This is an optimization exercise on Yosys and OpenROAD, whose aim is small area, a short achievable clock period and few clock cycles, not a production implementation. Function was checked by simulation only, so behaviour that the tests miss may differ from the original. Power is estimated from default activity; no workload was simulated.

The metal 1 layer:
Scale bar: 200 um. Cells faint in the background.
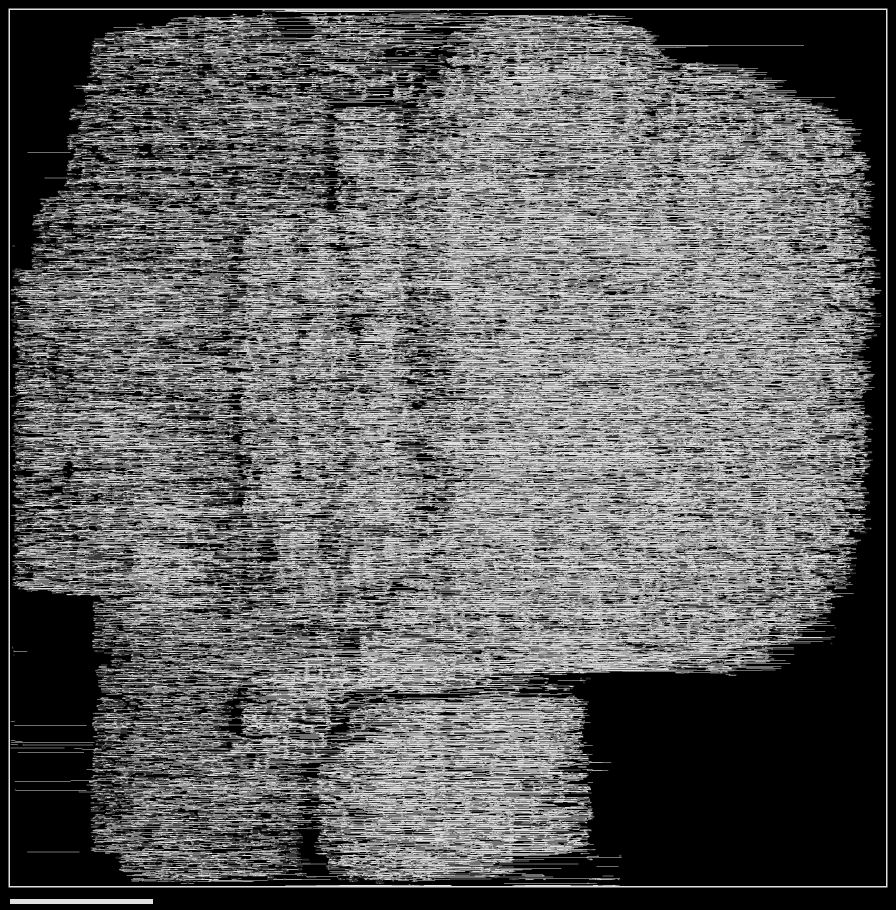
Metal 2:
Scale bar: 200 um. Cells faint in the background.
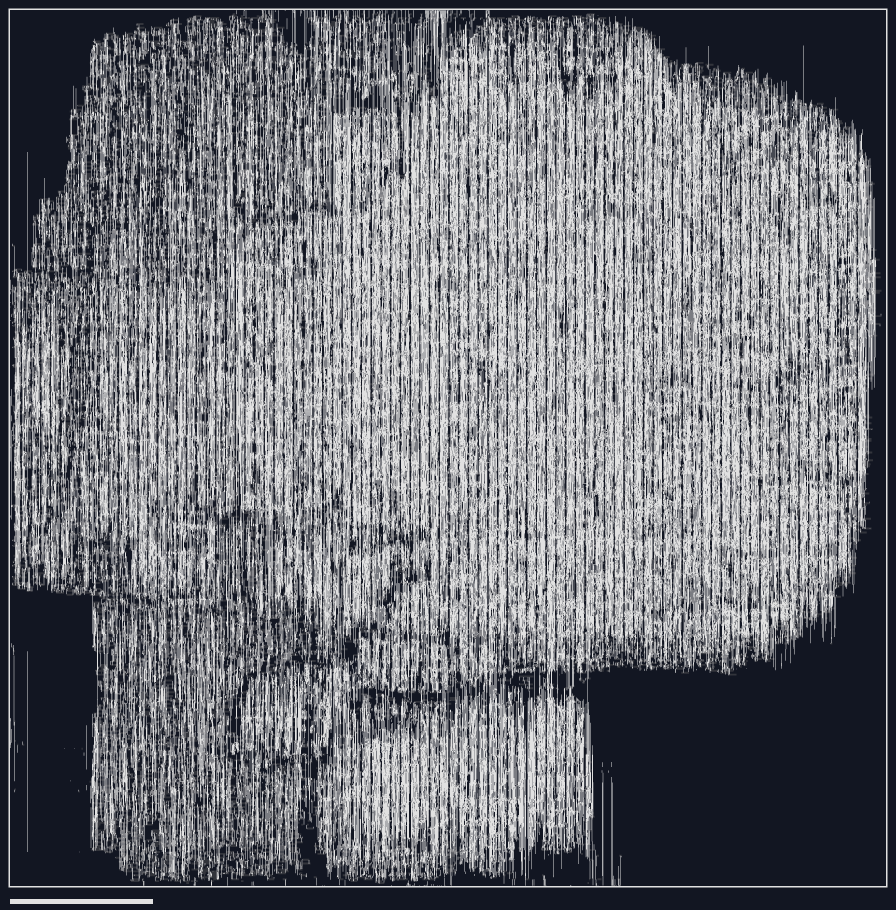
## run.sh

```bash
#!/bin/bash
# synth_recipe.tcl (not shown) runs the flow's synth.tcl, then flattens the netlist and writes it again
# the make line also repeats each setting of config.mk as NAME=value (left out here)
make -C /OpenROAD-flow-scripts/flow DESIGN_CONFIG=/design/flow/config.mk WORK_HOME=/design/flow/orfs CLKGATE_MAP_FILE= SYNTH_SCRIPT=/design/flow/synth_recipe.tcl finish
```

## config.mk

```make
export PLATFORM = sky130hd
export DESIGN_NAME = ooo_pipeline
export DESIGN_NICKNAME = ooo_pipeline
export VERILOG_FILES = /design/flow/design.v
export SDC_FILE = /design/flow/constraint.sdc
export NUM_CORES = 8
export LEC_CHECK = 0
export CAP_MARGIN = 30
export CORE_MARGIN = 2
export CORE_UTILIZATION = 28
export PLACE_DENSITY = 0.4
export SLEW_MARGIN = 30
```

## constraint.sdc

```tcl
create_clock -name core_clock -period 12.0 [get_ports {clk}]
set_input_delay 2.4000 -clock core_clock [delete_from_list [all_inputs] [get_ports {clk}]]
set_output_delay 2.4000 -clock core_clock [all_outputs]
set_load 0.01 [all_outputs]
```

## design.v

```verilog
module rat (
            input wire res_n, input wire clk,
            input wire dispatch,                 
            input wire valid_int_id2rat,
            input wire valid_ls_id2rat,
            input wire store,                    
            input wire [4:0] rs1_int_id2rat,     
            input wire [4:0] rs1_ls_id2rat,      
            input wire [4:0] rs2_int_id2rat,     
            input wire [4:0] rs2_ls_id2rat,      
            input wire [4:0] rd_int_id2rat,      
            input wire [4:0] rd_ls_id2rat,       
            output reg [5:0] rs1_int_rat2rf,     
            output reg [5:0] rs1_ls_rat2rf,      
            output reg [5:0] rs2_int_rat2rf,     
            output reg [5:0] rs2_ls_rat2rf,      
            output reg [5:0] rd_rat2rsint,       
            output reg [5:0] rd_rat2rsls,        
            output reg [5:0] freeMeUp_int_rat2rob,
            output reg [5:0] freeMeUp_ls_rat2rob,
            input wire [5:0] freeMeUp_0_rob2rat,
            input wire [5:0] freeMeUp_1_rob2rat,
            input wire valid_rob2rat,
            output reg two_free                  
            );
    parameter ARCHITECTURAL_REGISTER_ADDRESS_LENGTH = 5;
    parameter PHYSICAL_REGISTER_ADDRESS_LENGTH = 6;
    parameter NUMBER_ARCHITECTURAL_REGISTERS    = 2**ARCHITECTURAL_REGISTER_ADDRESS_LENGTH;
    parameter NUMBER_PHYSICAL_REGISTERS         = 2**PHYSICAL_REGISTER_ADDRESS_LENGTH;
    reg [PHYSICAL_REGISTER_ADDRESS_LENGTH-1:0] alias_table [NUMBER_ARCHITECTURAL_REGISTERS-1:0];   
    reg [NUMBER_PHYSICAL_REGISTERS-1:0] free;    
    reg [PHYSICAL_REGISTER_ADDRESS_LENGTH-1:0] freeRegister_0;     
    reg [PHYSICAL_REGISTER_ADDRESS_LENGTH-1:0] freeRegister_1;     
    wire [NUMBER_PHYSICAL_REGISTERS-1:0] freeVector = {free[NUMBER_PHYSICAL_REGISTERS-1:1], 1'b0};
    reg [7:0] groupAny;
    reg [2:0] groupLow  [7:0];
    reg [2:0] groupHigh [7:0];
    always @(*) begin
        for (integer g=0; g<8; g++) begin
            groupAny[g]  = |freeVector[g*8 +: 8];
            groupLow[g]  = 0;
            groupHigh[g] = 0;
            for (integer b=7; b>=0; b--) begin
                if (freeVector[g*8+b]) groupLow[g] = b[2:0];
            end
            for (integer b=0; b<8; b++) begin
                if (freeVector[g*8+b]) groupHigh[g] = b[2:0];
            end
        end
        freeRegister_0 = 0;
        for (integer g=7; g>=0; g--) begin
            if (groupAny[g]) freeRegister_0 = {g[2:0], groupLow[g]};
        end
        freeRegister_1 = 0;
        for (integer g=0; g<8; g++) begin
            if (groupAny[g]) freeRegister_1 = {g[2:0], groupHigh[g]};
        end
        two_free = (freeRegister_0 != freeRegister_1);
    end
    wire int_writes = valid_int_id2rat && (rd_int_id2rat != 0);
    wire ls_writes  = valid_ls_id2rat && ~store && (rd_ls_id2rat != 0);
    always @(*) begin
        rs1_int_rat2rf  = alias_table[rs1_int_id2rat];
        rs2_int_rat2rf  = alias_table[rs2_int_id2rat];
        rd_rat2rsint    = int_writes ? freeRegister_0 : 6'd0;
        freeMeUp_int_rat2rob = int_writes ? alias_table[rd_int_id2rat] : 6'd0;
        if (int_writes && rs1_ls_id2rat == rd_int_id2rat) begin
            rs1_ls_rat2rf = freeRegister_0;
        end else begin
            rs1_ls_rat2rf = alias_table[rs1_ls_id2rat];
        end
        if (int_writes && rs2_ls_id2rat == rd_int_id2rat) begin
            rs2_ls_rat2rf = freeRegister_0;
        end else begin
            rs2_ls_rat2rf = alias_table[rs2_ls_id2rat];
        end
        rd_rat2rsls = ls_writes ? freeRegister_1 : 6'd0;
        if (!ls_writes) begin
            freeMeUp_ls_rat2rob = 6'd0;
        end else if (int_writes && rd_ls_id2rat == rd_int_id2rat) begin
            freeMeUp_ls_rat2rob = freeRegister_0;
        end else begin
            freeMeUp_ls_rat2rob = alias_table[rd_ls_id2rat];
        end
    end
    always@(posedge clk or negedge res_n) begin
        if (~res_n) begin
            for (integer i=0; i<NUMBER_ARCHITECTURAL_REGISTERS; i++)  begin
                alias_table[i] <= 0;
            end
            free <= {{(NUMBER_PHYSICAL_REGISTERS-1){1'b1}}, 1'b0};
        end else begin
            if (dispatch && int_writes) begin
                alias_table[rd_int_id2rat]      <= freeRegister_0;
                free[freeRegister_0]    <= 0;
            end
            if (dispatch && ls_writes) begin
                alias_table[rd_ls_id2rat]       <= freeRegister_1;    
                free[freeRegister_1]    <= 0;
            end
            if (valid_rob2rat && freeMeUp_0_rob2rat != 0) free[freeMeUp_0_rob2rat] <= 1;
            if (valid_rob2rat && freeMeUp_1_rob2rat != 0) free[freeMeUp_1_rob2rat] <= 1;
        end
    end
endmodule
module rf ( input wire clk,
            input wire res_n,
            input wire [5:0] write_select_0_rob2rf,
            input wire write_en_0_rob2rf,
            input wire [31:0] value_0_rob2rf,
            input wire [5:0] write_select_1_rob2rf,
            input wire write_en_1_rob2rf,
            input wire [31:0] value_1_rob2rf,
            input wire [5:0] rs1_int_rat2rf,
            input wire [5:0] rs2_int_rat2rf,
            input wire [5:0] rs1_ls_rat2rf,
            input wire [5:0] rs2_ls_rat2rf,
            input wire alloc_int_rat2rf,         
            input wire [5:0] rd_int_rat2rf,
            input wire alloc_ls_rat2rf,          
            input wire [5:0] rd_ls_rat2rf,
            output reg [31:0] rs1_rf2rsint,
            output reg valid_rs1_rf2rsint,
            output reg [31:0] rs2_rf2rsint,
            output reg valid_rs2_rf2rsint,
            output reg [31:0] rs1_rf2rsls,
            output reg valid_rs1_rf2rsls,
            output reg [31:0] rs2_rf2rsls,
            output reg valid_rs2_rf2rsls
            );
    reg [31:0] regfile [63:0];
    reg [63:0] valid;
    wire w0 = write_en_0_rob2rf && (write_select_0_rob2rf != 6'b000_000);
    wire w1 = write_en_1_rob2rf && (write_select_1_rob2rf != 6'b000_000);
    wire [31:0] r1i = (rs1_int_rat2rf == 0) ? 32'd0 : regfile[rs1_int_rat2rf];
    wire [31:0] r2i = (rs2_int_rat2rf == 0) ? 32'd0 : regfile[rs2_int_rat2rf];
    wire [31:0] r1l = (rs1_ls_rat2rf  == 0) ? 32'd0 : regfile[rs1_ls_rat2rf];
    wire [31:0] r2l = (rs2_ls_rat2rf  == 0) ? 32'd0 : regfile[rs2_ls_rat2rf];
    always @(*) begin
        rs1_rf2rsint        = r1i;
        valid_rs1_rf2rsint  = valid[rs1_int_rat2rf];
        if (w0 && write_select_0_rob2rf == rs1_int_rat2rf) begin rs1_rf2rsint = value_0_rob2rf; valid_rs1_rf2rsint = 1; end
        if (w1 && write_select_1_rob2rf == rs1_int_rat2rf) begin rs1_rf2rsint = value_1_rob2rf; valid_rs1_rf2rsint = 1; end
        rs2_rf2rsint        = r2i;
        valid_rs2_rf2rsint  = valid[rs2_int_rat2rf];
        if (w0 && write_select_0_rob2rf == rs2_int_rat2rf) begin rs2_rf2rsint = value_0_rob2rf; valid_rs2_rf2rsint = 1; end
        if (w1 && write_select_1_rob2rf == rs2_int_rat2rf) begin rs2_rf2rsint = value_1_rob2rf; valid_rs2_rf2rsint = 1; end
        rs1_rf2rsls         = r1l;
        valid_rs1_rf2rsls   = valid[rs1_ls_rat2rf];
        if (w0 && write_select_0_rob2rf == rs1_ls_rat2rf) begin rs1_rf2rsls = value_0_rob2rf; valid_rs1_rf2rsls = 1; end
        if (w1 && write_select_1_rob2rf == rs1_ls_rat2rf) begin rs1_rf2rsls = value_1_rob2rf; valid_rs1_rf2rsls = 1; end
        rs2_rf2rsls         = r2l;
        valid_rs2_rf2rsls   = valid[rs2_ls_rat2rf];
        if (w0 && write_select_0_rob2rf == rs2_ls_rat2rf) begin rs2_rf2rsls = value_0_rob2rf; valid_rs2_rf2rsls = 1; end
        if (w1 && write_select_1_rob2rf == rs2_ls_rat2rf) begin rs2_rf2rsls = value_1_rob2rf; valid_rs2_rf2rsls = 1; end
        if (alloc_int_rat2rf && rd_int_rat2rf == rs1_ls_rat2rf) valid_rs1_rf2rsls = 0;
        if (alloc_int_rat2rf && rd_int_rat2rf == rs2_ls_rat2rf) valid_rs2_rf2rsls = 0;
    end
    always @(posedge clk or negedge res_n) begin
        if (~res_n) begin
            valid       <= 64'd1;
        end else begin
            if (alloc_int_rat2rf) valid[rd_int_rat2rf] <= 0;
            if (alloc_ls_rat2rf)  valid[rd_ls_rat2rf]  <= 0;
            if (w0) valid[write_select_0_rob2rf] <= 1;
            if (w1) valid[write_select_1_rob2rf] <= 1;
        end
    end
    always @(posedge clk) begin
        if (w0) regfile[write_select_0_rob2rf] <= value_0_rob2rf;
        if (w1) regfile[write_select_1_rob2rf] <= value_1_rob2rf;
    end
endmodule
module rs #(parameter IN_ORDER = 0) (
            input wire res_n, input wire clk,
            input wire store_id2rs,
            input wire [11:0] imm_id2rs,
            input wire valid_id2rs,              
            output wire full_rs2id,
            input wire [5:0] rs1_rat2rs,
            input wire [5:0] rs2_rat2rs,
            input wire [5:0] rd_rat2rs,
            input wire [5:0] tag_rob2rs,
            input wire [31:0] rs1_rf2rs,
            input wire valid_rs1_rf2rs,
            input wire [31:0] rs2_rf2rs,
            input wire valid_rs2_rf2rs,
            input wire [31:0] result_0_com2rs,
            input wire valid_0_com2rs,
            input wire [5:0] rd_0_com2rs,
            input wire [31:0] result_1_com2rs,
            input wire valid_1_com2rs,
            input wire [5:0] rd_1_com2rs,
            input wire [31:0] result_int2rs,
            input wire valid_int2rs,
            input wire [5:0] rd_int2rs,
            input wire [31:0] result_ls2rs,
            input wire valid_ls2rs,
            input wire [5:0] rd_ls2rs,
            input wire stop_ex2rs,
            output reg store_rs2ex,
            output reg [5:0] tag_rs2ex,
            output reg [31:0] rs1_rs2ex,
            output reg [31:0] rs2_rs2ex,
            output reg [5:0] rd_rs2ex,
            output reg [11:0] imm_rs2ex,
            output reg valid_rs2ex
            );
    parameter DEPTH = 4;
    reg [5:0]  rs1_address  [DEPTH-1:0];
    reg [31:0] rs1_content  [DEPTH-1:0];
    reg        rs1_valid    [DEPTH-1:0];
    reg [5:0]  rs2_address  [DEPTH-1:0];
    reg [31:0] rs2_content  [DEPTH-1:0];
    reg         rs2_valid   [DEPTH-1:0];
    reg [5:0]  rd           [DEPTH-1:0];
    reg        store        [DEPTH-1:0];
    reg [11:0] imm          [DEPTH-1:0];
    reg [5:0] tag           [DEPTH-1:0];
    reg free                [DEPTH-1:0];
    reg older [DEPTH-1:0][DEPTH-1:0];       
    assign full_rs2id = (~free[0]
                        && ~free[1]
                        && ~free[2]
                        && ~free[3]) ? 1 : 0;
    reg ready              [DEPTH-1:0];
    always @(*) begin
        for (integer i=0; i<DEPTH; i++) begin
            ready[i] = ~free[i] && rs1_valid[i] && rs2_valid[i];
            if (IN_ORDER) begin
                for (integer j=0; j<DEPTH; j++) begin
                    if (j != i && ~free[j] && older[j][i]) ready[i] = 0;
                end
            end
        end
    end
    reg [1:0] freePointer;  
    always@(*) begin
        casez ({free[0], free[1], free[2], free[3]})
            4'b1???: freePointer = 2'b00;
            4'b01??: freePointer = 2'b01;
            4'b001?: freePointer = 2'b10;
            default: freePointer = 2'b11;
        endcase
    end
    reg [1:0] readyInstruction;  
    always@(*) begin
        casez ({ready[0], ready[1], ready[2], ready[3]})
            4'b1???: readyInstruction = 2'b00;
            4'b01??: readyInstruction = 2'b01;
            4'b001?: readyInstruction = 2'b10;
            default: readyInstruction = 2'b11;
        endcase
        valid_rs2ex     = ready[0] | ready[1] | ready[2] | ready[3];
        store_rs2ex     = store[readyInstruction];
        tag_rs2ex       = tag[readyInstruction];
        rs1_rs2ex       = rs1_content[readyInstruction];
        rs2_rs2ex       = rs2_content[readyInstruction];
        rd_rs2ex        = rd[readyInstruction];
        imm_rs2ex       = imm[readyInstruction];
    end
    reg [31:0] rs1_in, rs2_in;
    reg        rs1_in_valid, rs2_in_valid;
    always @(*) begin
        rs1_in = rs1_rf2rs;
        rs1_in_valid = valid_rs1_rf2rs;
        if (valid_int2rs && rd_int2rs != 0 && rd_int2rs == rs1_rat2rs) begin rs1_in = result_int2rs; rs1_in_valid = 1; end
        if (valid_ls2rs  && rd_ls2rs  != 0 && rd_ls2rs  == rs1_rat2rs) begin rs1_in = result_ls2rs;  rs1_in_valid = 1; end
        rs2_in = rs2_rf2rs;
        rs2_in_valid = valid_rs2_rf2rs;
        if (valid_int2rs && rd_int2rs != 0 && rd_int2rs == rs2_rat2rs) begin rs2_in = result_int2rs; rs2_in_valid = 1; end
        if (valid_ls2rs  && rd_ls2rs  != 0 && rd_ls2rs  == rs2_rat2rs) begin rs2_in = result_ls2rs;  rs2_in_valid = 1; end
    end
    always@(posedge clk or negedge res_n) begin
        if (~res_n) begin
            for (integer i=0; i<DEPTH; i++) begin
                rs1_valid[i]    <= 0;
                rs2_valid[i]    <= 0;
                free[i]         <= 1;
                for (integer j=0; j<DEPTH; j++) older[i][j] <= 0;
            end
        end else begin
            if (valid_0_com2rs && rd_0_com2rs != 0) begin
                for (integer i=0; i<DEPTH; i++) begin
                    if (~free[i]) begin
                        if (rd_0_com2rs == rs1_address[i]) begin
                            rs1_valid[i]    <= 1;
                        end
                        if (rd_0_com2rs == rs2_address[i]) begin
                            rs2_valid[i]    <= 1;
                        end
                    end
                end
            end
            if (valid_1_com2rs && rd_1_com2rs != 0) begin
                for (integer i=0; i<DEPTH; i++) begin
                    if (~free[i]) begin
                        if (rd_1_com2rs == rs1_address[i]) begin
                            rs1_valid[i]    <= 1;
                        end
                        if (rd_1_com2rs == rs2_address[i]) begin
                            rs2_valid[i]     <= 1;
                        end
                    end
                end
            end
            if (valid_int2rs && rd_int2rs != 0) begin
                for (integer i=0; i<DEPTH; i++) begin
                    if (~free[i]) begin
                        if (rd_int2rs == rs1_address[i]) begin
                            rs1_valid[i]    <= 1;
                        end
                        if (rd_int2rs == rs2_address[i]) begin
                            rs2_valid[i]    <= 1;
                        end
                    end
                end
            end
            if (valid_ls2rs && rd_ls2rs != 0) begin
                for (integer i=0; i<DEPTH; i++) begin
                    if (~free[i]) begin
                        if (rd_ls2rs == rs1_address[i]) begin
                            rs1_valid[i]    <= 1;
                        end
                        if (rd_ls2rs == rs2_address[i]) begin
                            rs2_valid[i]    <= 1;
                        end
                    end
                end
            end
            if (valid_rs2ex & ~stop_ex2rs) begin
                free[readyInstruction]  <= 1;
                rs1_valid[readyInstruction] <= 0;
                rs2_valid[readyInstruction] <= 0;
            end
            if (valid_id2rs) begin
                free[freePointer]       <= 0;
                rs1_valid[freePointer]   <= rs1_in_valid;
                rs2_valid[freePointer]   <= rs2_in_valid;
                for (integer j=0; j<DEPTH; j++) begin
                    older[freePointer][j] <= 0;
                    if (j != freePointer) older[j][freePointer] <= ~free[j];
                end
            end
        end
    end
    always@(posedge clk) begin
        for (integer i=0; i<DEPTH; i++) begin
            if (~free[i]) begin
                if (valid_0_com2rs && rd_0_com2rs != 0 && rd_0_com2rs == rs1_address[i]) rs1_content[i] <= result_0_com2rs;
                if (valid_0_com2rs && rd_0_com2rs != 0 && rd_0_com2rs == rs2_address[i]) rs2_content[i] <= result_0_com2rs;
                if (valid_1_com2rs && rd_1_com2rs != 0 && rd_1_com2rs == rs1_address[i]) rs1_content[i] <= result_1_com2rs;
                if (valid_1_com2rs && rd_1_com2rs != 0 && rd_1_com2rs == rs2_address[i]) rs2_content[i] <= result_1_com2rs;
                if (valid_int2rs && rd_int2rs != 0 && rd_int2rs == rs1_address[i]) rs1_content[i] <= result_int2rs;
                if (valid_int2rs && rd_int2rs != 0 && rd_int2rs == rs2_address[i]) rs2_content[i] <= result_int2rs;
                if (valid_ls2rs && rd_ls2rs != 0 && rd_ls2rs == rs1_address[i]) rs1_content[i] <= result_ls2rs;
                if (valid_ls2rs && rd_ls2rs != 0 && rd_ls2rs == rs2_address[i]) rs2_content[i] <= result_ls2rs;
            end
        end
        if (valid_id2rs) begin
            store[freePointer]       <= store_id2rs;
            imm[freePointer]         <= imm_id2rs;
            tag[freePointer]         <= tag_rob2rs;
            rd[freePointer]          <= rd_rat2rs;
            rs1_address[freePointer] <= rs1_rat2rs;
            rs2_address[freePointer] <= rs2_rat2rs;
            rs1_content[freePointer] <= rs1_in;
            rs2_content[freePointer] <= rs2_in;
        end
    end
endmodule
module rob #(parameter TAGLENGTH = 6)(
        input wire res_n, input wire clk,
        input wire dispatch,                 
        input wire valid_int_id2rob,
        input wire valid_ls_id2rob,
        input wire [4:0] rd_int_id2rob,      
        input wire [4:0] rd_ls_id2rob,
        output wire full_rob2ii,
        input wire [5:0] rd_int_rat2rob,            
        input wire [5:0] rd_ls_rat2rob,
        input wire [5:0] freeMeUp_int_rat2rob,      
        input wire [5:0] freeMeUp_ls_rat2rob,       
        output reg [5:0] freeMeUp_0_rob2rat,        
        output reg [5:0] freeMeUp_1_rob2rat,
        output reg valid_rob2rat,
        output wire [TAGLENGTH-1:0] tag_rob2int,
        output wire [TAGLENGTH-1:0] tag_rob2ls,
        input wire [31:0] result_int2rob,
        input wire [5:0] tag_int2rob,
        input wire valid_int2rob,
        input wire [31:0] result_ls2rob,
        input wire [5:0] tag_ls2rob,
        input wire valid_ls2rob,
        output reg [5:0] write_select_0_rob2rf,
        output reg write_en_0_rob2rf,
        output reg [31:0] value_0_rob2rf,
        output reg [4:0] arch_rd_0,
        output reg [5:0] write_select_1_rob2rf,
        output reg write_en_1_rob2rf,
        output reg [31:0] value_1_rob2rf,
        output reg [4:0] arch_rd_1
        );
    localparam DEPTH = 2**TAGLENGTH;
    reg [5:0] freeMeUpTags [DEPTH-1:0];     
    reg [5:0] destinationRegs [DEPTH-1:0];  
    reg [4:0] archRegs [DEPTH-1:0];         
    reg [31:0] results [DEPTH-1:0];         
    reg readyToCommit [DEPTH-1:0];          
    reg [TAGLENGTH-1:0] wptr;
    reg [TAGLENGTH-1:0] rptr;
    assign full_rob2ii = (wptr + 2'd2 == rptr) ? 1 : 0;
    assign tag_rob2int = wptr;
    assign tag_rob2ls  = wptr + 1'b1;
    wire [TAGLENGTH-1:0] wptr1 = wptr + 1'b1;
    wire [TAGLENGTH-1:0] rptr1 = rptr + 1'b1;
    always@(posedge clk or negedge res_n) begin
        if (~res_n) begin
            freeMeUp_0_rob2rat <= 0;
            freeMeUp_1_rob2rat <= 0;
            valid_rob2rat      <= 0;
            write_select_0_rob2rf       <= 0;
            write_en_0_rob2rf           <= 0;
            value_0_rob2rf              <= 0;
            arch_rd_0                   <= 0;
            write_select_1_rob2rf       <= 0;
            write_en_1_rob2rf           <= 0;
            value_1_rob2rf              <= 0;
            arch_rd_1                   <= 0;
            wptr            <= 0;
            rptr            <= 0;
            for (integer i=0; i<DEPTH; i++) begin
                readyToCommit[i]    <= 0;
            end
        end else begin
            if (valid_int2rob) begin
                readyToCommit[tag_int2rob]          <= 1;
            end
            if (valid_ls2rob) begin
                readyToCommit[tag_ls2rob]           <= 1;
            end
            if (readyToCommit[rptr] && readyToCommit[rptr1]) begin
                write_select_0_rob2rf   <= destinationRegs[rptr];
                value_0_rob2rf          <= results[rptr];
                arch_rd_0               <= archRegs[rptr];
                write_en_0_rob2rf       <= 1;
                write_select_1_rob2rf   <= destinationRegs[rptr1];
                value_1_rob2rf          <= results[rptr1];
                arch_rd_1               <= archRegs[rptr1];
                write_en_1_rob2rf       <= 1;
                freeMeUp_0_rob2rat           <= freeMeUpTags[rptr];
                freeMeUp_1_rob2rat           <= freeMeUpTags[rptr1];
                valid_rob2rat                <= 1;
                readyToCommit[rptr]     <= 0;
                readyToCommit[rptr1]    <= 0;
                rptr <= rptr + 2'd2;
            end else begin
                write_en_0_rob2rf     <= 0;
                write_en_1_rob2rf     <= 0;
                valid_rob2rat         <= 0;
            end
            if (dispatch) begin  
                readyToCommit[wptr]         <= ~valid_int_id2rob;
                readyToCommit[wptr1]        <= ~valid_ls_id2rob;
                wptr                        <= wptr + 2'd2;
            end
        end
    end
    always @(posedge clk) begin
        if (valid_int2rob) results[tag_int2rob] <= result_int2rob;
        if (valid_ls2rob)  results[tag_ls2rob]  <= result_ls2rob;
        if (dispatch) begin
            destinationRegs[wptr]   <= rd_int_rat2rob;
            destinationRegs[wptr1]  <= rd_ls_rat2rob;
            archRegs[wptr]          <= rd_int_id2rob;
            archRegs[wptr1]         <= rd_ls_id2rob;
            freeMeUpTags[wptr]      <= freeMeUp_int_rat2rob;
            freeMeUpTags[wptr1]     <= freeMeUp_ls_rat2rob;
        end
    end
endmodule
module integer_unit (
        input wire clk, res_n,
        input wire valid_in,
        input wire [31:0] a_in,
        input wire [31:0] b_in,
        input wire [5:0] rd_in,
        input wire [5:0] tag_in,
        output wire stop_int2rsint,
        output reg [31:0] result_int2rob,
        output reg [5:0] tag_int2rob,
        output reg [5:0] rd_int2rob,
        output reg valid_int2rob
        );
assign stop_int2rsint = 1'b0;    
always@(posedge clk or negedge res_n) begin
    if (~res_n) begin
        result_int2rob  <= 0;
        tag_int2rob     <= 0;
        rd_int2rob      <= 0;
        valid_int2rob   <= 0;
    end else begin
        if (valid_in) begin
            rd_int2rob          <= rd_in;
            result_int2rob      <= a_in+b_in;
            tag_int2rob         <= tag_in;
            valid_int2rob       <= 1;
        end else begin
            valid_int2rob  <= 0;
        end
    end
end
endmodule
module ls_unit (
        input wire clk, res_n,
        input wire valid_in,
        input wire store_rs2ls,
        input wire [5:0] tag_rs2ls,
        input wire [31:0] rs1_rs2ls,
        input wire [31:0] rs2_rs2ls,
        input wire [5:0] rd_rs2ls,
        input wire [11:0] imm_rs2ls,
        output wire stop_ls2rsls,
        output reg mem_req_valid,
        output reg mem_req_store,
        output reg [31:0] mem_req_addr,
        output reg [31:0] mem_req_wdata,
        input wire mem_req_ready,
        input wire mem_resp_valid,
        input wire [31:0] mem_resp_data,
        output reg [31:0] result_ls2rob,
        output reg store_ls2rob,          
        output reg [5:0] tag_ls2rob,
        output reg [5:0] rd_ls2rob,
        output reg valid_ls2rob
        );
    reg waiting;         
    reg [5:0] tag_q;
    reg [5:0] rd_q;
    assign stop_ls2rsls = mem_req_valid | waiting;
    always@(posedge clk or negedge res_n) begin
        if (~res_n) begin
            mem_req_valid  <= 0;
            mem_req_store  <= 0;
            mem_req_addr   <= 0;
            mem_req_wdata  <= 0;
            waiting        <= 0;
            tag_q          <= 0;
            rd_q           <= 0;
            result_ls2rob  <= 0;
            store_ls2rob   <= 0;
            tag_ls2rob     <= 0;
            rd_ls2rob      <= 0;
            valid_ls2rob   <= 0;
        end else begin
            valid_ls2rob <= 0;
            if (valid_in && ~stop_ls2rsls) begin
                mem_req_valid   <= 1;
                mem_req_store   <= store_rs2ls;
                mem_req_addr    <= rs1_rs2ls + {{20{imm_rs2ls[11]}}, imm_rs2ls};
                mem_req_wdata   <= rs2_rs2ls;
                tag_q           <= tag_rs2ls;
                rd_q            <= rd_rs2ls;
            end
            if (mem_req_valid && mem_req_ready) begin
                mem_req_valid   <= 0;
                if (mem_req_store) begin  
                    valid_ls2rob    <= 1;
                    store_ls2rob    <= 1;
                    tag_ls2rob      <= tag_q;
                    rd_ls2rob       <= 0;
                end else begin  
                    waiting         <= 1;
                end
            end
            if (waiting && mem_resp_valid) begin
                waiting         <= 0;
                valid_ls2rob    <= 1;
                store_ls2rob    <= 0;
                result_ls2rob   <= mem_resp_data;
                tag_ls2rob      <= tag_q;
                rd_ls2rob       <= rd_q;
            end
        end
    end
endmodule
module ooo_pipeline (
    input  wire        clk,
    input  wire        res_n,
    output wire        in_ready,
    input  wire        valid_int,
    input  wire [4:0]  rs1_int,
    input  wire [4:0]  rs2_int,
    input  wire [4:0]  rd_int,
    input  wire        valid_ls,
    input  wire        store,
    input  wire [4:0]  rs1_ls,
    input  wire [4:0]  rs2_ls,
    input  wire [4:0]  rd_ls,
    input  wire [11:0] imm_ls,
    output wire        mem_req_valid,
    output wire        mem_req_store,
    output wire [31:0] mem_req_addr,
    output wire [31:0] mem_req_wdata,
    input  wire        mem_req_ready,
    input  wire        mem_resp_valid,
    input  wire [31:0] mem_resp_data,
    output wire        commit0_valid,
    output wire [4:0]  commit0_rd,
    output wire [31:0] commit0_data,
    output wire        commit1_valid,
    output wire [4:0]  commit1_rd,
    output wire [31:0] commit1_data
);
    wire full_rob2ii;
    wire full_rsint2id;
    wire full_rsls2id;
    wire two_free;
    assign in_ready = ~full_rob2ii & ~full_rsint2id & ~full_rsls2id & two_free;
    wire dispatch = in_ready & (valid_int | valid_ls);
    wire [5:0] freeMeUp_0_rob2rat;
    wire [5:0] freeMeUp_1_rob2rat;
    wire valid_rob2rat;
    wire [5:0] rs1_ls_rat2rf;
    wire [5:0] rs1_int_rat2rf;
    wire [5:0] rs2_ls_rat2rf;
    wire [5:0] rs2_int_rat2rf;
    wire [5:0] rd_rat2rsls;
    wire [5:0] rd_rat2rsint;
    wire [5:0] freeMeUp_int_rat2rob;
    wire [5:0] freeMeUp_ls_rat2rob;
    rat rat_I (
    .res_n(res_n),
    .clk(clk),
    .dispatch(dispatch),
    .store(store),
    .valid_int_id2rat(valid_int),
    .valid_ls_id2rat(valid_ls),
    .rs1_ls_id2rat(rs1_ls),
    .rs1_int_id2rat(rs1_int),
    .rs2_ls_id2rat(rs2_ls),
    .rs2_int_id2rat(rs2_int),
    .rd_ls_id2rat(rd_ls),
    .rd_int_id2rat(rd_int),
    .freeMeUp_0_rob2rat(freeMeUp_0_rob2rat),
    .freeMeUp_1_rob2rat(freeMeUp_1_rob2rat),
    .valid_rob2rat(valid_rob2rat),
    .rs1_ls_rat2rf(rs1_ls_rat2rf),
    .rs1_int_rat2rf(rs1_int_rat2rf),
    .rs2_ls_rat2rf(rs2_ls_rat2rf),
    .rs2_int_rat2rf(rs2_int_rat2rf),
    .rd_rat2rsls(rd_rat2rsls),
    .rd_rat2rsint(rd_rat2rsint),
    .freeMeUp_int_rat2rob(freeMeUp_int_rat2rob),
    .freeMeUp_ls_rat2rob(freeMeUp_ls_rat2rob),
    .two_free(two_free));
    wire [5:0] write_select_0_rob2rf;
    wire write_en_0_rob2rf;
    wire [31:0] value_0_rob2rf;
    wire [5:0] write_select_1_rob2rf;
    wire write_en_1_rob2rf;
    wire [31:0] value_1_rob2rf;
    wire [4:0] arch_rd_0;
    wire [4:0] arch_rd_1;
    wire [31:0] rs1_rf2rsint;
    wire valid_rs1_rf2rsint;
    wire [31:0] rs2_rf2rsint;
    wire valid_rs2_rf2rsint;
    wire [31:0] rs1_rf2rsls;
    wire valid_rs1_rf2rsls;
    wire [31:0] rs2_rf2rsls;
    wire valid_rs2_rf2rsls;
    rf rf_I (
    .clk(clk),
    .res_n(res_n),
    .write_select_0_rob2rf(write_select_0_rob2rf),
    .write_en_0_rob2rf(write_en_0_rob2rf),
    .value_0_rob2rf(value_0_rob2rf),
    .write_select_1_rob2rf(write_select_1_rob2rf),
    .write_en_1_rob2rf(write_en_1_rob2rf),
    .value_1_rob2rf(value_1_rob2rf),
    .rs1_int_rat2rf(rs1_int_rat2rf),
    .rs2_int_rat2rf(rs2_int_rat2rf),
    .rs1_ls_rat2rf(rs1_ls_rat2rf),
    .rs2_ls_rat2rf(rs2_ls_rat2rf),
    .alloc_int_rat2rf(dispatch && rd_rat2rsint != 0),
    .rd_int_rat2rf(rd_rat2rsint),
    .alloc_ls_rat2rf(dispatch && rd_rat2rsls != 0),
    .rd_ls_rat2rf(rd_rat2rsls),
    .rs1_rf2rsint(rs1_rf2rsint),
    .valid_rs1_rf2rsint(valid_rs1_rf2rsint),
    .rs2_rf2rsint(rs2_rf2rsint),
    .valid_rs2_rf2rsint(valid_rs2_rf2rsint),
    .rs1_rf2rsls(rs1_rf2rsls),
    .valid_rs1_rf2rsls(valid_rs1_rf2rsls),
    .rs2_rf2rsls(rs2_rf2rsls),
    .valid_rs2_rf2rsls(valid_rs2_rf2rsls));
    wire [31:0] result_int2rob;
    wire [5:0] tag_int2rob;
    wire [5:0] rd_int2rob;
    wire valid_int2rob;
    wire [31:0] result_ls2rob;
    wire store_ls2rob;
    wire [5:0] tag_ls2rob;
    wire [5:0] rd_ls2rob;
    wire valid_ls2rob;
    wire [5:0] tag_rob2rsint;
    wire [5:0] tag_rob2rsls;
    rob rob_I (
    .res_n(res_n),
    .clk(clk),
    .dispatch(dispatch),
    .valid_int_id2rob(valid_int),
    .valid_ls_id2rob(valid_ls),
    .rd_int_id2rob(rd_int),
    .rd_ls_id2rob(rd_ls),
    .full_rob2ii(full_rob2ii),
    .rd_int_rat2rob(rd_rat2rsint),
    .rd_ls_rat2rob(rd_rat2rsls),
    .freeMeUp_int_rat2rob(freeMeUp_int_rat2rob),
    .freeMeUp_ls_rat2rob(freeMeUp_ls_rat2rob),
    .freeMeUp_0_rob2rat(freeMeUp_0_rob2rat),
    .freeMeUp_1_rob2rat(freeMeUp_1_rob2rat),
    .valid_rob2rat(valid_rob2rat),
    .tag_rob2int(tag_rob2rsint),
    .tag_rob2ls(tag_rob2rsls),
    .result_int2rob(result_int2rob),
    .tag_int2rob(tag_int2rob),
    .valid_int2rob(valid_int2rob),
    .result_ls2rob(result_ls2rob),
    .tag_ls2rob(tag_ls2rob),
    .valid_ls2rob(valid_ls2rob),
    .write_select_0_rob2rf(write_select_0_rob2rf),
    .write_en_0_rob2rf(write_en_0_rob2rf),
    .value_0_rob2rf(value_0_rob2rf),
    .arch_rd_0(arch_rd_0),
    .write_select_1_rob2rf(write_select_1_rob2rf),
    .write_en_1_rob2rf(write_en_1_rob2rf),
    .value_1_rob2rf(value_1_rob2rf),
    .arch_rd_1(arch_rd_1));
    assign commit0_valid = write_en_0_rob2rf && (write_select_0_rob2rf != 0);
    assign commit0_rd    = arch_rd_0;
    assign commit0_data  = value_0_rob2rf;
    assign commit1_valid = write_en_1_rob2rf && (write_select_1_rob2rf != 0);
    assign commit1_rd    = arch_rd_1;
    assign commit1_data  = value_1_rob2rf;
    wire stop_int2rsint;
    wire store_rsint2int;
    wire [5:0] tag_rsint2int;
    wire [31:0] rs1_rsint2int;
    wire [31:0] rs2_rsint2int;
    wire [5:0] rd_rsint2int;
    wire [11:0] imm_rsint2int;
    wire valid_rsint2int;
    rs rs_int_I (
    .res_n(res_n),
    .clk(clk),
    .store_id2rs(1'b0),
    .imm_id2rs(12'd0),
    .valid_id2rs(dispatch & valid_int),
    .full_rs2id(full_rsint2id),
    .rs1_rat2rs(rs1_int_rat2rf),
    .rs2_rat2rs(rs2_int_rat2rf),
    .rd_rat2rs(rd_rat2rsint),
    .tag_rob2rs(tag_rob2rsint),
    .rs1_rf2rs(rs1_rf2rsint),
    .valid_rs1_rf2rs(valid_rs1_rf2rsint),
    .rs2_rf2rs(rs2_rf2rsint),
    .valid_rs2_rf2rs(valid_rs2_rf2rsint),
    .result_0_com2rs(value_0_rob2rf),
    .valid_0_com2rs(write_en_0_rob2rf),
    .rd_0_com2rs(write_select_0_rob2rf),
    .result_1_com2rs(value_1_rob2rf),
    .valid_1_com2rs(write_en_1_rob2rf),
    .rd_1_com2rs(write_select_1_rob2rf),
    .result_int2rs(result_int2rob),
    .valid_int2rs(valid_int2rob),
    .rd_int2rs(rd_int2rob),
    .result_ls2rs(result_ls2rob),
    .valid_ls2rs(valid_ls2rob),
    .rd_ls2rs(rd_ls2rob),
    .stop_ex2rs(stop_int2rsint),
    .store_rs2ex(store_rsint2int),
    .tag_rs2ex(tag_rsint2int),
    .rs1_rs2ex(rs1_rsint2int),
    .rs2_rs2ex(rs2_rsint2int),
    .rd_rs2ex(rd_rsint2int),
    .imm_rs2ex(imm_rsint2int),
    .valid_rs2ex(valid_rsint2int));
    wire stop_ls2rsls;
    wire store_rsls2ls;
    wire [5:0] tag_rsls2ls;
    wire [31:0] rs1_rsls2ls;
    wire [31:0] rs2_rsls2ls;
    wire [5:0] rd_rsls2ls;
    wire [11:0] imm_rsls2ls;
    wire valid_rsls2ls;
    rs #(.IN_ORDER(1)) rs_ls_I (
    .res_n(res_n),
    .clk(clk),
    .store_id2rs(store),
    .imm_id2rs(imm_ls),
    .valid_id2rs(dispatch & valid_ls),
    .full_rs2id(full_rsls2id),
    .rs1_rat2rs(rs1_ls_rat2rf),
    .rs2_rat2rs(rs2_ls_rat2rf),
    .rd_rat2rs(rd_rat2rsls),
    .tag_rob2rs(tag_rob2rsls),
    .rs1_rf2rs(rs1_rf2rsls),
    .valid_rs1_rf2rs(valid_rs1_rf2rsls),
    .rs2_rf2rs(rs2_rf2rsls),
    .valid_rs2_rf2rs(valid_rs2_rf2rsls),
    .result_0_com2rs(value_0_rob2rf),
    .valid_0_com2rs(write_en_0_rob2rf),
    .rd_0_com2rs(write_select_0_rob2rf),
    .result_1_com2rs(value_1_rob2rf),
    .valid_1_com2rs(write_en_1_rob2rf),
    .rd_1_com2rs(write_select_1_rob2rf),
    .result_int2rs(result_int2rob),
    .valid_int2rs(valid_int2rob),
    .rd_int2rs(rd_int2rob),
    .result_ls2rs(result_ls2rob),
    .valid_ls2rs(valid_ls2rob),
    .rd_ls2rs(rd_ls2rob),
    .stop_ex2rs(stop_ls2rsls),
    .store_rs2ex(store_rsls2ls),
    .tag_rs2ex(tag_rsls2ls),
    .rs1_rs2ex(rs1_rsls2ls),
    .rs2_rs2ex(rs2_rsls2ls),
    .rd_rs2ex(rd_rsls2ls),
    .imm_rs2ex(imm_rsls2ls),
    .valid_rs2ex(valid_rsls2ls));
    integer_unit integer_unit_I (
    .clk(clk),
    .res_n(res_n),
    .valid_in(valid_rsint2int),
    .a_in(rs1_rsint2int),
    .b_in(rs2_rsint2int),
    .rd_in(rd_rsint2int),
    .tag_in(tag_rsint2int),
    .stop_int2rsint(stop_int2rsint),
    .result_int2rob(result_int2rob),
    .tag_int2rob(tag_int2rob),
    .rd_int2rob(rd_int2rob),
    .valid_int2rob(valid_int2rob));
    ls_unit ls_unit_I (
    .clk(clk),
    .res_n(res_n),
    .valid_in(valid_rsls2ls),
    .store_rs2ls(store_rsls2ls),
    .tag_rs2ls(tag_rsls2ls),
    .rs1_rs2ls(rs1_rsls2ls),
    .rs2_rs2ls(rs2_rsls2ls),
    .rd_rs2ls(rd_rsls2ls),
    .imm_rs2ls(imm_rsls2ls),
    .stop_ls2rsls(stop_ls2rsls),
    .mem_req_valid(mem_req_valid),
    .mem_req_store(mem_req_store),
    .mem_req_addr(mem_req_addr),
    .mem_req_wdata(mem_req_wdata),
    .mem_req_ready(mem_req_ready),
    .mem_resp_valid(mem_resp_valid),
    .mem_resp_data(mem_resp_data),
    .result_ls2rob(result_ls2rob),
    .store_ls2rob(store_ls2rob),
    .tag_ls2rob(tag_ls2rob),
    .rd_ls2rob(rd_ls2rob),
    .valid_ls2rob(valid_ls2rob));
endmodule
```

==> results.sh <==
export IMPL_cp_slowest_stage_delay_ns=1.03
export IMPL_stdcell_area_mm2=0.4794
export IMPL_htreeDepth=6
export IMPL_start_kind="input port"
export IMPL_max_cap_viol_count=0
export IMPL_grt_pass1_wl_mm=3688
export IMPL_placed_area_mm2=0.4495
export IMPL_hp_class="reg -> reg"
export IMPL_drive_above_1_share_pct=24.59
export IMPL_cp_required_ns=13.02
export IMPL_root_buffer="clkbuf_16"
export IMPL_irDropWorstVdd_mv=0.3980
export IMPL_slowest_stage="nor3_1"
export IMPL_synth_top_area_share_pct=42.81
export IMPL_dp_hpwl_mm=1902
export IMPL_synth_net_count=39730
export IMPL_synth_seq_cells=6628
export IMPL_ys_flop_type="edfxtp_1"
export IMPL_dieArea_mm2=1.496
export IMPL_ys_warn_count=21
export IMPL_critPathBufInv=4
export IMPL_gp_congestion=1.036
export IMPL_drc_errors=0
export IMPL_track_usage_pct=36.70
export IMPL_yosys_top_cells_area="edfxtp_1, mux2_2, nand2_1"
export IMPL_clock_path_buffers=5
export IMPL_firstDrtPassIters=10
export IMPL_coreArea_mm2=1.482
export IMPL_mostFrequentLayoutCell="nand2_1"
export IMPL_yosysTopAreaCell="edfxtp_1"
export IMPL_max_freq_mhz=97.30
export IMPL_cts_sinks=6628
export IMPL_finalCriticalPeriod_ns=10.28
export IMPL_port_buffers=223
export IMPL_min_period_over_period_pct=85.65
export IMPL_fin_ws_ns=1.722
export IMPL_synthArstFlopShare_pct=10.50
export IMPL_leakagePower_nw=166.1
export IMPL_syn_inst=39540
export IMPL_die_x_mm=1.223
export IMPL_outcome="finished clean"
export IMPL_slew_limit_headroom_pct=15.51
export IMPL_path_class="in -> reg"
export IMPL_clk_pin_slew_ns=0.06
export IMPL_dpl_worst_slack_ns=0.9882
export IMPL_avgSynthCellArea_um2=10.52
export IMPL_numCtsBuffers=836
export IMPL_avgViaCountPerCell=6.583
Testbench counts, summed over its fixed seeds: cycles 35,085.
About 'the metal 1 layer':
36620 nets have wire on it. The layer carries 1080 mm of wire. The wires run mostly horizontal.
WL final: 2875 mm
met1 Use GR: 44.94%
Vias: 391.3k

About 'metal 2':
The wires run mostly vertical. 31391 nets have wire on it. The longest straight run is 280 um.

[routing by layer]
metal,vias up,global-route usage (%),part of all wire [%]
li1,147900,-,-
met1,201400,44.94,37
met5,-,0.9249,0.039
met3,9102,13.23,12
met2,32830,51.70,41
met4,152,29.50,9.3
[cells by family (layout without fill, tap and decap cells)]
group                      after synthesis  in the layout  share of synthesized area, %
xor gates and xnor gates               568            568                         1.200
adders and majority gates              108            108                        0.3284
other                                    0            540                             0
muxes                                 6781           6781                         20.46
DFF                                   6628           6628                         47.02
buffers and inverters                 4788           4399                         4.718
AOI/OAI and AO/OA                     7530           7530                         12.35
and+or+nand+nor                      13140          13140                         13.92
[synth_stat cells, types with 441 or more instances]
| cell | instances |
|---|---|
| nand2_1 | 7118 |
| edfxtp_1 | 5932 |
| mux2_2 | 3945 |
| clkbuf_1 | 2858 |
| nand3_1 | 2560 |
| mux2i_1 | 1849 |
| a21oi_1 | 1534 |
| nor2_1 | 1454 |
| o21ai_0 | 1077 |
| buf_2 | 991 |
| mux4_2 | 986 |
| a211oi_1 | 972 |
| o22ai_1 | 656 |
| dfrtp_1 | 624 |
| a311oi_1 | 595 |
| and3_1 | 565 |
| a31oi_1 | 475 |
| buf_1 | 441 |
[area by class of cell]
cell class | instances | area, um2
Antenna cell | 540 | 1351
Clock buffer | 1064 | 22320
Clock inverter | 486 | 5450
Fill cell | 149700 | 1002000
Inverter | 392 | 1622
Multi-Input combinational cell | 28130 | 205900
Sequential cell | 6628 | 196200
Tap cell | 19760 | 24720
Timing Repair Buffer | 2457 | 21830
[flip-flops by register name, indices dropped and copies added (netlist names), 32 cells and up]
register / flops
rf_I.regfile: 2048
rob_I.results: 2048
rob_I.destinationRegs: 384
rob_I.freeMeUpTags: 384
rob_I.archRegs: 320
rat_I.alias_table: 192
rs_int_I.rs1_content: 128
rs_int_I.rs2_content: 128
rs_ls_I.rs1_content: 128
rs_ls_I.rs2_content: 128
rf_I.valid: 64
rob_I.readyToCommit: 64
rat_I.free: 63
rs_ls_I.imm: 48
integer_unit_I.result_int2rob: 32
ls_unit_I.mem_req_addr: 32
ls_unit_I.mem_req_wdata: 32
ls_unit_I.result_ls2rob: 32
rob_I.value_0_rob2rf: 32
rob_I.value_1_rob2rf: 32
[final timing paths]
kind	startpoint	slack, ns	endpoint	cells after the start
max reg2reg	rat_I.free[1]	2.70	rs_ls_I.rs2_content[0][6]	13
max	rd_int[2]	1.72	rs_ls_I.rs2_content[0][6]	16
min reg2reg	rf_I.valid[0]	0.40	rf_I.valid[0]	0
max in group asynchronous	res_n	8.58	rs_int_I.free[1]	5
min	rf_I.valid[0]	0.40	rf_I.valid[0]	0
min in group asynchronous	res_n	0.96	rob_I.arch_rd_1[2]	1
[where the power goes]
group,leakage [nW],switching (mW),internal [mW]
clock network,13.5,11.6,14.9
logic,90.6,61.8,24.1
registers,62.1,5.45,30.7
[per-stage QoR]
stage          hold slack (ns)  util [%]  instances
4_1_cts                 0.3980     32.21      58880
3_3_place_gp            0.3857     30.19      57250
5_1_grt                 0.4032     32.30      59120
6_report                0.3980     32.36      59450
3_5_place_dp            0.3879     30.34      57330
2_1_floorplan           0.4305         -      39540

-- static timing again, ports no longer ideal --
How much do the figures lean on ideal ports? The routed layout below was timed once more, with nothing changed but the port constraints.
Step 1 (the two cells are an assumption about what drives the block):
set clk [get_ports {clk}]
set_driving_cell -lib_cell sky130_fd_sc_hd__clkbuf_16 $clk
set_driving_cell -lib_cell sky130_fd_sc_hd__buf_2 [delete_from_list [all_inputs] $clk]
Step 2 also shifts input and output timing later by t, the mid clock arrival at the registers, as if the neighbouring blocks saw the same clock.
Slacks: ideal ports / drivers / drivers and shift; pairs: ideal ports / drivers.
t (ns): 1.440
setup WS [ns]: 1.722 / 1.779 / 0.339
worst register clock-pin slew, ns: 0.07 / 0.07
worst data-port slew with drivers (ns): 0.15
pins driven straight from the clock port: 1
After both steps setup and hold are still met in this run. The setup slack of this run moves by +0.057 ns with the drivers and by -1.383 ns with both steps.
